This design comes from an exercise in tuning for small area and a short achievable clock period on the open sky130 flow, not from production work. RTL that was checked went through simulation tests only; none was proved equivalent to the original. Not every run is shown, and edits may drop behaviour that the tests do not exercise. The RTL of run 2 was laid out without a check of its function.

==> design.v <==
`timescale 1ns / 1ps
module pipelined_iir(clk, reset, x, y) ;
output wire signed [31:0] y;
input wire signed [31:0] x;
wire signed [31:0] b1, b2, b3, b4, b5, b6, b7, b8, b9, b10, b11, b12, b13,
                   a2, a3, a4, a5, a6, a7, a8, a9, a10, a11, a12, a13;
input wire clk, reset ;
wire signed [63:0] b1_in, b2_in, b3_in, b4_in, b5_in, b6_in, b7_in, b8_in, b9_in, b10_in, b11_in, b12_in, b13_in;
wire signed [63:0] a2_out, a3_out, a4_out, a5_out, a6_out, a7_out, a8_out, a9_out, a10_out, a11_out, a12_out, a13_out;
reg signed [63:0] f1_n1, f1_n2, f1_n3, f1_n4, f1_n5, f1_n6, f1_n7, f1_n8, f1_n9, f1_n10, f1_n11, f1_n12; 
wire signed [63:0] f1_n1_input, f1_n2_input, f1_n3_input, f1_n4_input, f1_n5_input, f1_n6_input, f1_n7_input, 
                   f1_n8_input, f1_n9_input, f1_n10_input, f1_n11_input, f1_n12_input, f1_n0; 
assign a2 = -8218189;
assign a3 = 32107544;
assign a4 = -81217352;
assign a5 = 147076592;
assign a6 = -199990256;
assign a7 = 208937824;
assign a8 = -168854944;
assign a9 = 104844152;
assign a10 = -48879952;
assign a11 = 16314139;
assign a12 = -3525584;
assign a13 = 379931;
assign b1 = 631178;
assign b2 = -5401947;
assign b3 = 23050644;
assign b4 = -63646908;
assign b5 = 125716872;
assign b6 = -186294288;
assign b7 = 211911376;
assign b8 = -186294288;
assign b9 = 125716872;
assign b10 = -63646908;
assign b11 = 23050644;
assign b12 = -5401947;
assign b13 = 631178;
assign b1_in = b1*x;
assign b2_in = b2*x;
assign b3_in = b3*x;
assign b4_in = b4*x;
assign b5_in = b5*x;
assign b6_in = b6*x;
assign b7_in = b7*x;
assign b8_in = b8*x;
assign b9_in = b9*x;
assign b10_in = b10*x;
assign b11_in = b11*x;
assign b12_in = b12*x;
assign b13_in = b13*x;
assign a2_out = a2*f1_n0;
assign a3_out = a3*f1_n0;
assign a4_out = a4*f1_n0;
assign a5_out = a5*f1_n0;
assign a6_out = a6*f1_n0;
assign a7_out = a7*f1_n0;
assign a8_out = a8*f1_n0;
assign a9_out = a9*f1_n0;
assign a10_out = a10*f1_n0;
assign a11_out = a11*f1_n0;
assign a12_out = a12*f1_n0;
assign a13_out = a13*f1_n0;
assign f1_n1_input = b2_in + f1_n2 - a2_out;
assign f1_n2_input = b3_in + f1_n3 - a3_out;
assign f1_n3_input = b4_in + f1_n4 - a4_out;
assign f1_n4_input = b5_in + f1_n5 - a5_out;
assign f1_n5_input = b6_in + f1_n6 - a6_out;
assign f1_n6_input = b7_in + f1_n7 - a7_out;
assign f1_n7_input = b8_in + f1_n8 - a8_out;
assign f1_n8_input = b9_in + f1_n9 - a9_out;
assign f1_n9_input = b10_in + f1_n10 - a10_out;
assign f1_n10_input = b11_in + f1_n11 - a11_out;
assign f1_n11_input = b12_in + f1_n12 - a12_out;
assign f1_n12_input = b13_in - a13_out;
assign f1_n0 = (f1_n1 + b1_in) >>> 20;
assign y = f1_n0;
always @ (posedge clk) 
begin
    if (reset)
    begin
        f1_n1 <= 0;
        f1_n2 <= 0; 
        f1_n3 <= 0;
        f1_n4 <= 0;
        f1_n5 <= 0;
        f1_n6 <= 0; 
        f1_n7 <= 0;
        f1_n8 <= 0; 
        f1_n9 <= 0;
        f1_n10 <= 0;
        f1_n11 <= 0;
        f1_n12 <= 0;            
    end
    else 
    begin
        f1_n1 <= f1_n1_input;
        f1_n2 <= f1_n2_input;  
        f1_n3 <= f1_n3_input;
        f1_n4 <= f1_n4_input;
        f1_n5 <= f1_n5_input;
        f1_n6 <= f1_n6_input;      
        f1_n7 <= f1_n7_input;
        f1_n8 <= f1_n8_input;  
        f1_n9 <= f1_n9_input;
        f1_n10 <= f1_n10_input;
        f1_n11 <= f1_n11_input;
        f1_n12 <= f1_n12_input;            
    end
end 
endmodule
==> run.sh <==
#!/bin/bash
# synth_recipe.tcl (not shown) runs the flow's synth.tcl, then flattens the netlist and writes it again
# the make line also repeats each setting of config.mk as NAME=value (left out here)
make -C /OpenROAD-flow-scripts/flow DESIGN_CONFIG=/design/flow/config.mk WORK_HOME=/design/flow/orfs CLKGATE_MAP_FILE= SYNTH_SCRIPT=/design/flow/synth_recipe.tcl finish
==> config.mk <==
export PLATFORM = sky130hd
export DESIGN_NAME = pipelined_iir
export DESIGN_NICKNAME = pipelined_iir
export VERILOG_FILES = /design/flow/design.v
export SDC_FILE = /design/flow/constraint.sdc
export NUM_CORES = 8
export LEC_CHECK = 0
export CAP_MARGIN = 40
export CORE_MARGIN = 2
export CORE_UTILIZATION = 35
export SLEW_MARGIN = 40
==> constraint.sdc <==
create_clock -name core_clock -period 32.0 [get_ports {clk}]
set_input_delay 6.4000 -clock core_clock [delete_from_list [all_inputs] [get_ports {clk}]]
set_output_delay 6.4000 -clock core_clock [all_outputs]
set_load 0.01 [all_outputs]
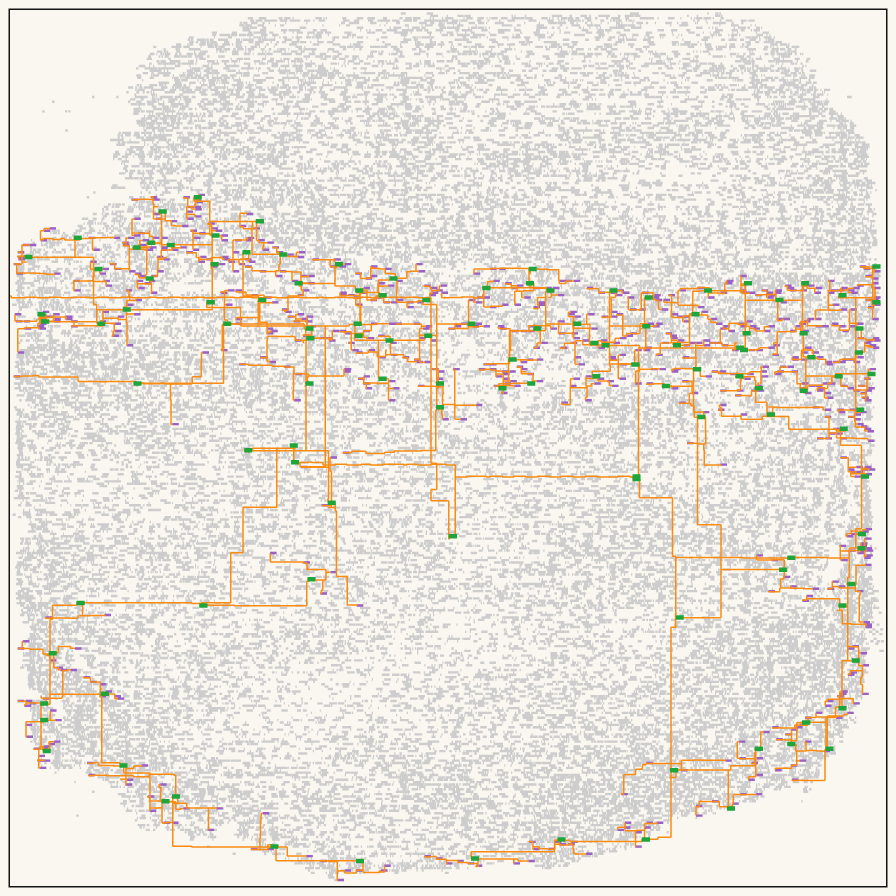
run_1/clk_routes.png
[clock drivers] green | count: 121
[clock wires] orange | length: 21.0 mm
[flip-flops] purple | count: 767
routed clock nets: 122

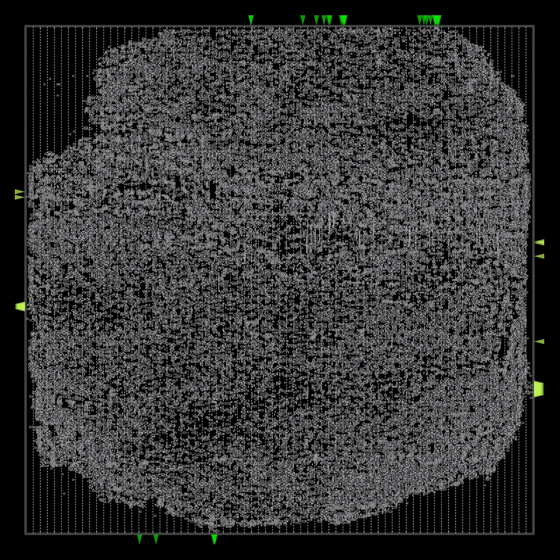
run_1/placement.png
tapcell count: 13000
sequential portion of the cell area: 4.03%

==> impl_metrics.csv, run 1 <==
group,metric,value,unit
outcome,outcome,"no timing/DRC/antenna violations",
timing,timing.slew.headroom,25.9,%
global_routing,grt_pass1_vias,282000,
critical_path,regToRegSetupSlack,13790,ps
final_layout,core_util_final,38.7,%
logic_synthesis,synthesis_stage_register_bit_count,767,
timing,worst_slack,2420,ps
logic_synthesis,yosysSeqAreaShare,4.44,%
clock_tree,cts_made_buffers,121,
critical_path,timing.critical_path.slowest_stage_cell,"sky130_fd_sc_hd__ha_1",
logic_synthesis,synthesis.area_per_instance,9.46,um^2
timing,holdWs,443,ps
logic_synthesis,synth_ff_type,"sky130_fd_sc_hd__dfxtp_1",
die,start_util,35.1,%
global_routing,grt_remaining_overflow,0,
critical_path,cp_data_arrival_time,30490,ps
place,preCtsSetupSlack,2370,ps
critical_path,cp-start-kind,"primary input",
critical_path,worst-path-max-fanout,18,
place,placement.io_buffers,65,
timing,final_max_slew_viol_count,0,
critical_path,criticalPathCategory,"in2reg",
routing,routed_wl,2150,mm
final_layout,finalNetCount,50500,
logic_synthesis,synth_enable_flop_cells,0,
clock_tree,clkTransAtPathRegs,60,ps
global_routing,grt_first_pass_wirelength,2780,mm
die,ioPinCount,66,
final_layout,layout-drive-gt1-share,6.07,%
logic_synthesis,yosysWarnings,1,
timing,final-hold-violation-count,0,
clock_tree,clk_sinks,767,
global_routing,grt.total_usage,42.8,%
routing,detail_route.first_pass.iterations,10,
clock_tree,post-cts-setup-buffers,0,
logic_synthesis,synthesis.instances,36600,
die,rows,365,
final_layout,syn_to_final_growth,10.3,%
min_path,holdPathStages,1,
run,cap_viol_max_count,0,
routing,drt_iter0_drc,35200,
critical_path,critical_path.max_stage_delay,750,ps
critical_path,critPathRequiredTime,32910,ps
logic_synthesis,yosysTopAreaCell,"sky130_fd_sc_hd__fa_1",
logic_synthesis,synth_top_area_share,44.5,%
timing,setup-tns-final,0,ps
clock_tree,cts_hold_repair.buffers,0,
timing,setup_repair_after_global_routing_missed_its_margin,"false",
routing,dr_total_vias,282000,
place,place_congestion,1.15,
critical_path,worst-r2r-cell-count,55,
global_routing,antenna_found_initial,240,
logic_synthesis,netlist_top_cells_area,"sky130_fd_sc_hd__fa_1, sky130_fd_sc_hd__ha_1, sky130_fd_sc_hd__inv_1",
place,dpl-instance-area,376000,um^2
timing,setup_viol,0,
die,die_height,998,um
logic_synthesis,syn-cell-area,346000,um^2
timing,fin_skew,120,ps
clock_tree,max-clock-path-buffers,4,
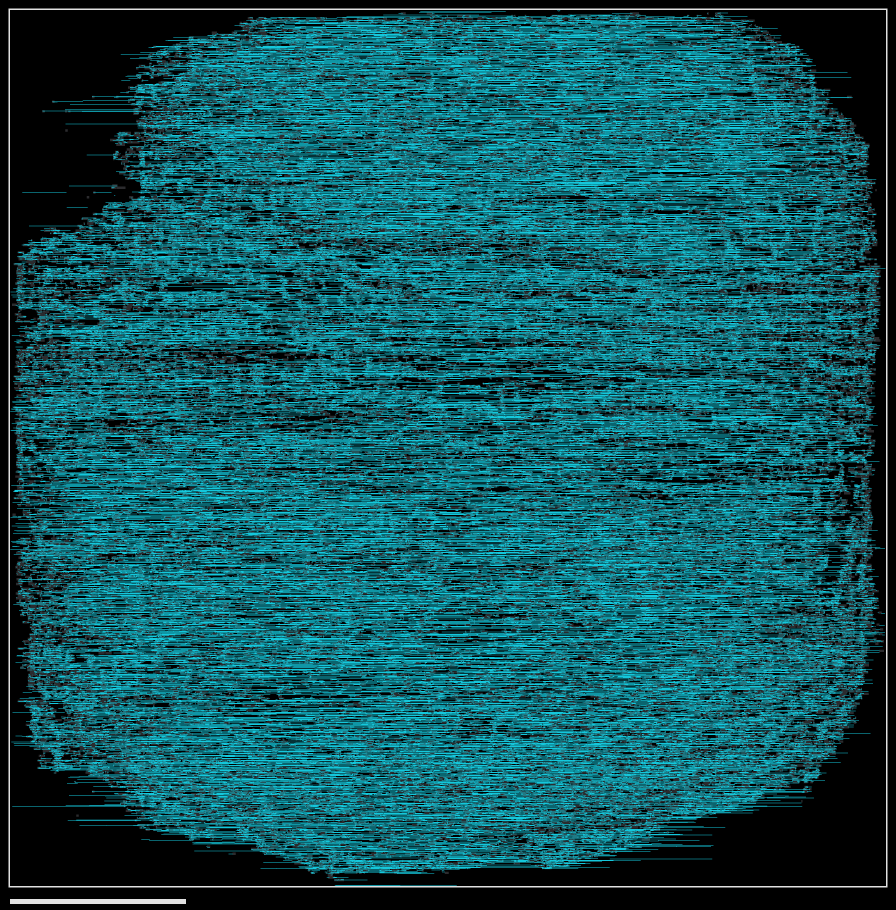
run_1/layer_met1.png
Bar = 200 um. Cells faint in the background.
share of all routed wire: 38%
nets with wire on the layer: 48621
wire length on this layer: 807 mm

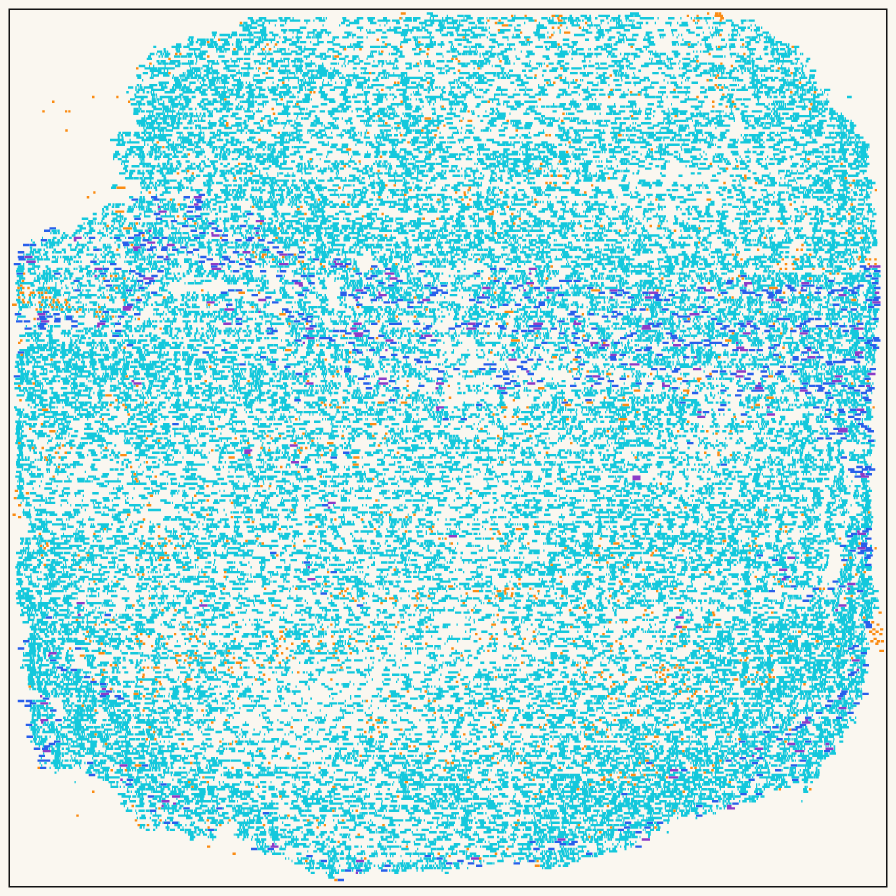
run_1/placement_by_type.png
| class | colour | cells | share of their area |
|---|---|---|---|
| flops | blue | 767 | 4.2% |
| other buffers and delay cells | orange | 1367 | 3.0% |
| clock drivers and dummy loads | purple | 220 | 1.2% |
| combinational and other logic | cyan | 35533 | 92% |

-- run 1: sequential cells by signal, summed over array words and instances, names as in the netlist --
register,flops
f1_n10,64
f1_n12,64
f1_n5,64
f1_n9,64
f1_n8,64
f1_n4,64
f1_n6,64
f1_n11,64
f1_n2,64
f1_n1,63
f1_n7,64
f1_n3,64
-- run 1: cells by family (layout without fill, tap and decap cells) --
group	count (synthesis)	after routing	share of synthesized area, %
AO/OA/AOI/OAI	4896	4896	9.10
buffers and inverters	12200	13500	13.2
multiplexers	36	36	0.106
XOR/XNOR	1878	1878	4.81
AND/OR/NAND/NOR	4094	4094	5.62
other	0	427	0
adder cells (fa/ha/maj)	12700	12700	62.7
flip-flops	767	767	4.44
-- run 1: layer usage --
| metal | vias to the layer above | global-route usage (%) | wire length, um |
|---|---|---|---|
| li1 | 113000 | - | - |
| met1 | 146000 | 52.8 | 807000 |
| met2 | 17300 | 59.5 | 853000 |
| met3 | 4746 | 11.2 | 210000 |
| met4 | 58 | 42.5 | 277000 |
| met5 | - | 0 | 563 |
-- run 1: worst max-delay path, delay by kind of cell --
family / cells / cell delay [ps]
compound gates: 13 / 4330
xor+xnor: 6 / 1310
fa+ha+maj: 18 / 9010
buf+inv: 19 / 5340
simple gates: 14 / 3850
-- run 1: worst paths after layout --
path	start	to
worst min-delay path	f1_n4[0]$_SDFF_PP0_	f1_n3[0]$_SDFF_PP0_
worst max-delay path	x[30]	f1_n9[63]$_SDFF_PP0_
worst max register to register	f1_n1[13]$_SDFF_PP0_	f1_n3[63]$_SDFF_PP0_
worst min register to register	f1_n4[0]$_SDFF_PP0_	f1_n3[0]$_SDFF_PP0_
-- run 1: synth_stat cells (all sizes together), types with 259 or more instances --
library cell	instances
a21o	1025
a21oi	1547
dfxtp	767
fa	7694
ha	5016
inv	11900
nand2	895
nand2b	259
nand3	276
nor2	1442
o21ai	856
xnor2	1168
xor2	702
-- run 1: area by class of cell --
cell class | instances | area, um^2
Fill cell | 101000 | 605000
Multi-Input combinational cell | 23600 | 289000
Inverter | 11900 | 44800
Tap cell | 13000 | 16300
Sequential cell | 767 | 15400
Timing Repair Buffer | 1367 | 11000
Clock buffer | 140 | 3230
Antenna cell | 427 | 1070
Clock inverter | 80 | 1020
--- run 2: outline of the changes from run 1 ---
design.v: 110 -> 6226 lines; modules unchanged: 0
  iir_fa: new, 4 lines
  iir_ha: new, 4 lines
  pipelined_iir: edited, 109 -> 6218 lines
==> module iir_fa as of run 2 <==
module iir_fa(input wire a, input wire b, input wire c, output wire s, output wire co);
  assign s = a ^ b ^ c;
  assign co = (a & b) | (a & c) | (b & c);
endmodule
==> module iir_ha as of run 2 <==
module iir_ha(input wire a, input wire b, output wire s, output wire co);
  assign s = a ^ b;
  assign co = a & b;
endmodule
--- a/config.mk
+++ b/config.mk
@@ -10,2 +10,4 @@
 export CORE_UTILIZATION = 35
 export SLEW_MARGIN = 40
+export SYNTH_HIERARCHICAL = 1
+export SYNTH_MINIMUM_KEEP_SIZE = 0
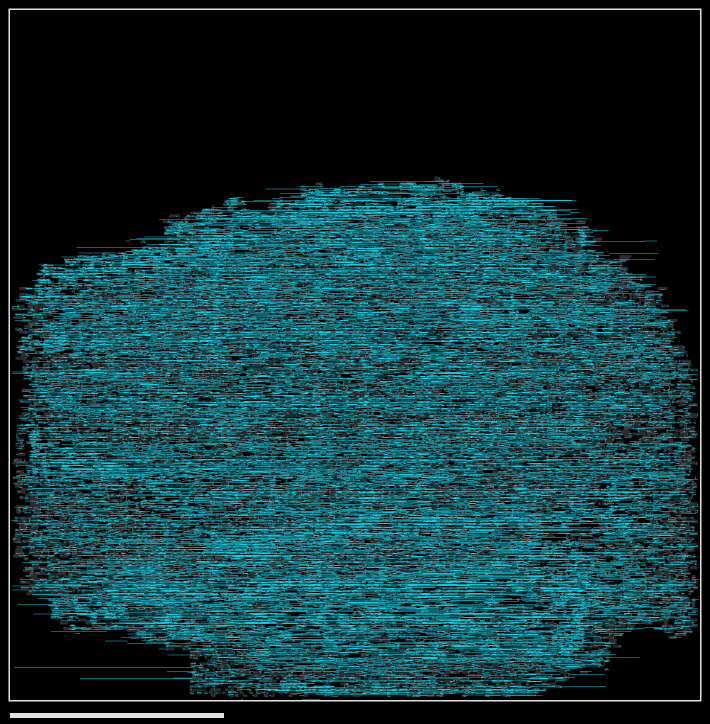
run_2/layer_met1.png
Bar = 200 um. Cells faint in the background.
via total after detailed routing: 95700
met1 capacity usage during global routing: 37.8%
drt total wl: 663 mm

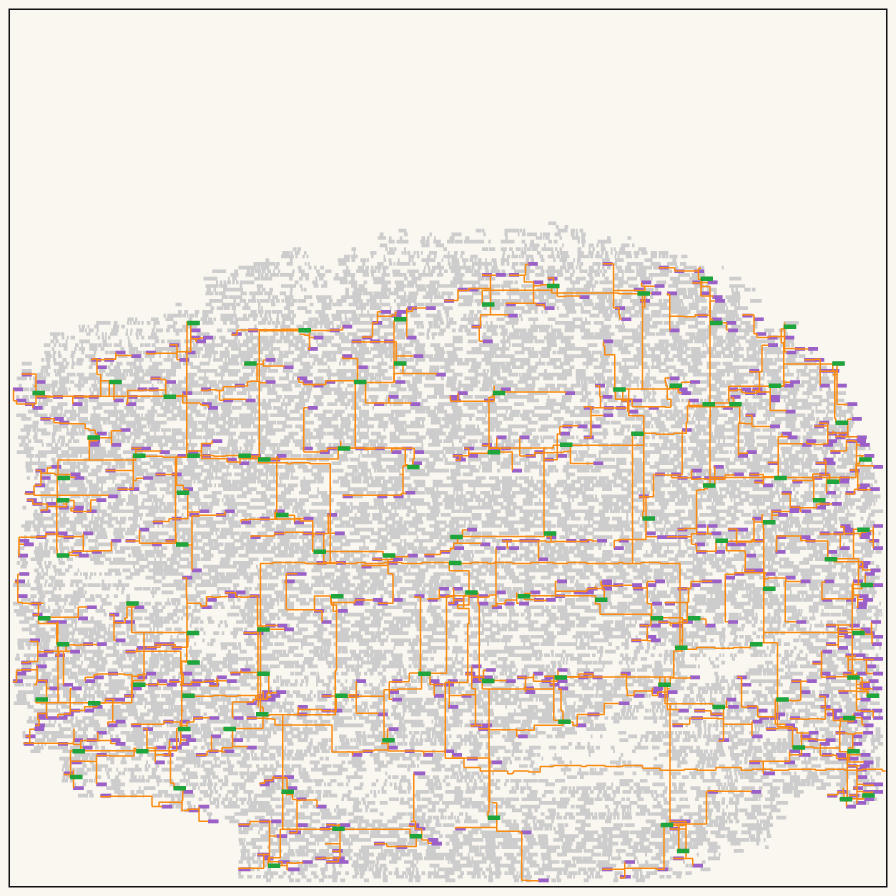
run_2/clk_routes.png
[clock drivers] green | count: 106
[clock wires] orange | length: 17000 um
[flip-flops] purple | count: 813
routed clock nets: 107

==> run 2 against run 1 <==
Effect of this change:
- via count shrank 66%
- still clean on timing, DRC and antenna
- die area down 58%
- sequential share of layout area rose by 6.1 points
- non-clock buffer count decreased by 662
- global-route usage down 10 points
- utilization rose by 0.80 points
- largest cell class unchanged
- wire length fell by 69%
- worst setup slack gained 4900 ps
- critical path depth shrank 22
==> impl_metrics.csv, run 2 <==
group,metric,value,unit
outcome,outcome,"no timing/DRC/antenna violations",
logic_synthesis,synthesis.instances,10700,
final_layout,area_occupied_by_registers,16400,um^2
clock_tree,cts_made_buffers,106,
timing,setup-tns-final,0,ps
clock_tree,cts_repair_resize_count,0,
die,rows,235,
logic_synthesis,synthesis.area_per_instance,13.5,um^2
clock_tree,post-cts-setup-buffers,0,
final_layout,multiInputGateArea,125000,um^2
critical_path,buf_inv_on_cp,4,
global_routing,antenna_found_initial,52,
clock_tree,clkTransAtPathRegs,60,ps
timing,final-hold-violation-count,0,
global_routing,grt_most_used_layer,"met2",
critical_path,timing.critical_path.depth,48,
place,dpl-instance-area,158000,um^2
critical_path,critical_path.max_stage_delay,770,ps
logic_synthesis,syn-cell-area,144000,um^2
clock_tree,cts_hold_repair.buffers,0,
timing,setup_repair_after_global_routing_missed_its_margin,"false",
die,die_height,645,um
logic_synthesis,synthesis_stage_register_bit_count,813,
logic_synthesis,yosysWarnings,7,
global_routing,grt_remaining_overflow,0,
logic_synthesis,synth_enable_flop_cells,0,
final_layout,syn_to_final_growth,12.3,%
place,place_congestion,1.05,
critical_path,cp_data_arrival_time,18270,ps
timing,period_needed,24670,ps
final_layout,fillerInstances,38700,
run,cap_viol_max_count,0,
logic_synthesis,synth_top_area_share,65.0,%
routing,route.detailed.vias_per_inst,5.67,
global_routing,grt.met3_usage,12.4,%
logic_synthesis,syn-num-nets,16100,
final_layout,layout_commonest_cell,"sky130_fd_sc_hd__fa_1",
critical_path,timing.critical_path.slowest_stage_cell,"sky130_fd_sc_hd__dfxtp_2",
clock_tree,tritoncts,"built",
global_routing,global_route.usage.met2,46.7,%
logic_synthesis,ys_top_cells_by_count,"sky130_fd_sc_hd__fa_1, sky130_fd_sc_hd__inv_1, sky130_fd_sc_hd__dfxtp_1",
critical_path,timing.critical_path.max_delay_family,"adder cells",
logic_synthesis,yosysTopAreaCell,"sky130_fd_sc_hd__fa_1",
critical_path,criticalPathCategory,"reg2out",
logic_synthesis,async_flop_share,0,%
logic_synthesis,synth_ff_type,"sky130_fd_sc_hd__dfxtp_1",
clock_tree,clk_sinks,813,
min_path,holdPathStages,1,
clock_tree,max-clock-path-buffers,3,
timing,fin_skew,69.2,ps
die,coreArea,410000,um^2
place,placement.io_buffers,65,
logic_synthesis,yosysSeqAreaShare,11.3,%
die,ioPinCount,66,
critical_path,cp-start-kind,"flip-flop",
global_routing,grt_pass1_vias,103000,
timing,timing.slew.headroom,34.3,%
final_layout,layout-drive-gt1-share,14.0,%
critical_path,critPathRequiredTime,25600,ps
timing,final_max_slew_viol_count,0,
timing,setup_viol,0,
global_routing,grt.total_usage,32.8,%
final_layout,core_util_final,39.5,%
critical_path,worst-path-max-fanout,14,
routing,detail_route.first_pass.iterations,10,
clock_tree,clock_latency_late_sink,880,ps
global_routing,grt_first_pass_wirelength,907,mm
logic_synthesis,netlist_top_cells_area,"sky130_fd_sc_hd__fa_1, sky130_fd_sc_hd__dfxtp_1, sky130_fd_sc_hd__ha_1",
final_layout,finalNetCount,16700,
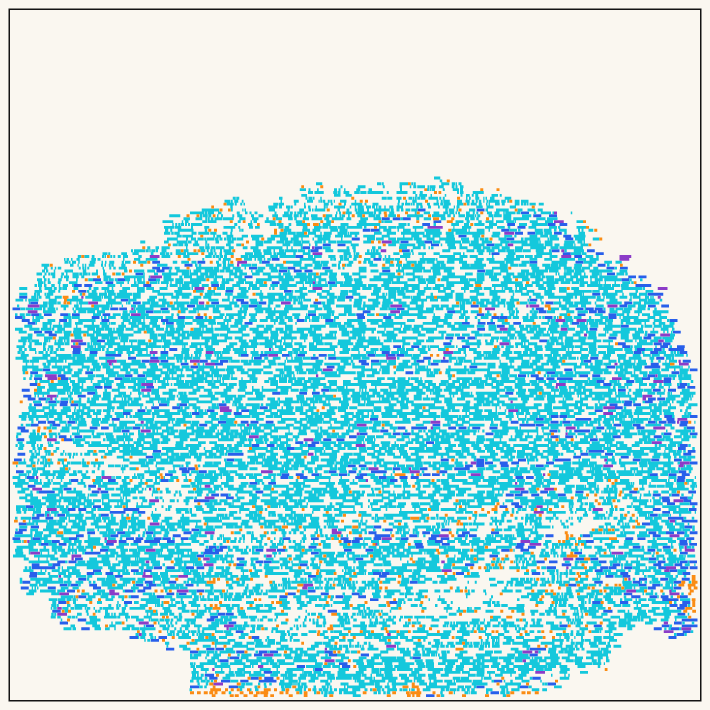
run_2/placement_by_type.png
| class | colour | cells | share of their area |
|---|---|---|---|
| clock drivers and dummy loads | purple | 200 | 2.4% |
| flops | blue | 813 | 11% |
| other buffers and delay cells | orange | 705 | 3.6% |
| combinational and other logic | cyan | 9667 | 83% |

-- run 2: path summary, 6_finish.rpt --
kind,to,slack (ps),startpoint
worst min-delay path,w1[1]$_SDFF_PP1_,400,w2[1]$_SDFF_PP1_
worst max-delay path,y[31],7330,qr[6]$_SDFF_PP0_
worst min register to register,w1[1]$_SDFF_PP1_,400,w2[1]$_SDFF_PP1_
worst max register to register,w6[63]$_SDFF_PP1_,10930,qr[0]$_SDFF_PP0_
-- run 2: kinds of logic after synthesis --
group	after synthesis	share of synthesized area, %
flops	813	11.3
mux	4	0.0296
xor+xnor	402	2.45
simple gates	1604	6.20
compound gates	1124	5.16
fa+ha+maj	5403	71.3
buf+inv	1326	3.54
-- run 2: metrics by stage --
stage / hold WS (ps) / worst slack [ps]
2_1_floorplan: 389 / 8270
3_3_place_gp: 393 / 7520
3_5_place_dp: 394 / 7740
4_1_cts: 401 / 7300
5_1_grt: 413 / 6650
6_report: 400 / 7330
-- run 2: layer usage --
| layer | part of all wire [%] | vias to the layer above | wire length, um |
|---|---|---|---|
| met5 | 0.028 | - | 187 |
| met4 | 12 | 28 | 82600 |
| met3 | 12 | 2607 | 80200 |
| met2 | 42 | 6829 | 277000 |
| met1 | 34 | 51400 | 223000 |
| li1 | - | 34800 | - |
-- run 2: final cells by class --
class / instances / area share, %
tap: 5451 / 4.22
antenna: 47 / 0.0727
inverter: 1130 / 2.62
clock inverter: 54 / 0.441
multi-input combinational: 8537 / 77.2
sequential: 813 / 10.1
clock buffer: 146 / 1.83
timing repair buffer: 705 / 3.43
-- run 2: worst register-to-register path, delay by kind of cell (launching register included) --
| kind | cells | cell delay, ps |
|---|---|---|
| simple gates | 1 | 270 |
| buf+inv | 6 | 1240 |
| xor+xnor | 1 | 80 |
| flops | 1 | 680 |
| compound gates | 5 | 2320 |
| fa+ha+maj | 47 | 16320 |
-- run 2: Yosys stat by module, one instance, submodules excluded --
module,times used,cell area [um^2]
iir_ha,331,12.5
pipelined_iir,1,46500
iir_fa,4663,20.0

## port drivers added, routing unchanged
Ports are ideal in the flow. The routed layouts listed here were re-timed in OpenROAD.
Step 1: set_driving_cell puts a clkbuf_16 on clk and a buf_2 on each other input, an assumption about the parent block.
Step 2 adds t to the input delays and takes it off the output delays; t is the mean of the earliest and latest rising clock arrival at the registers after step 1. Input paths then give back, and output paths get back, about the clock's delay inside the block.
Slacks: no drivers / after step 1 / after step 2; pairs: no drivers / after step 1.
run	shift t [ns]	setup slack, ns	worst hold slack (ns)	cell pins on the clock port's net
run 1	1.128	2.418 / 2.554 / 1.426	0.443 / 0.443 / 0.443	1
run 2	0.965	7.332 / 7.207 / 7.927	0.400 / 0.400 / 0.400	1
After both steps setup and hold are still met in every run listed. For run 1, which loses most, drivers alone change the setup slack by +0.136 ns; drivers and shift together by -0.992 ns.
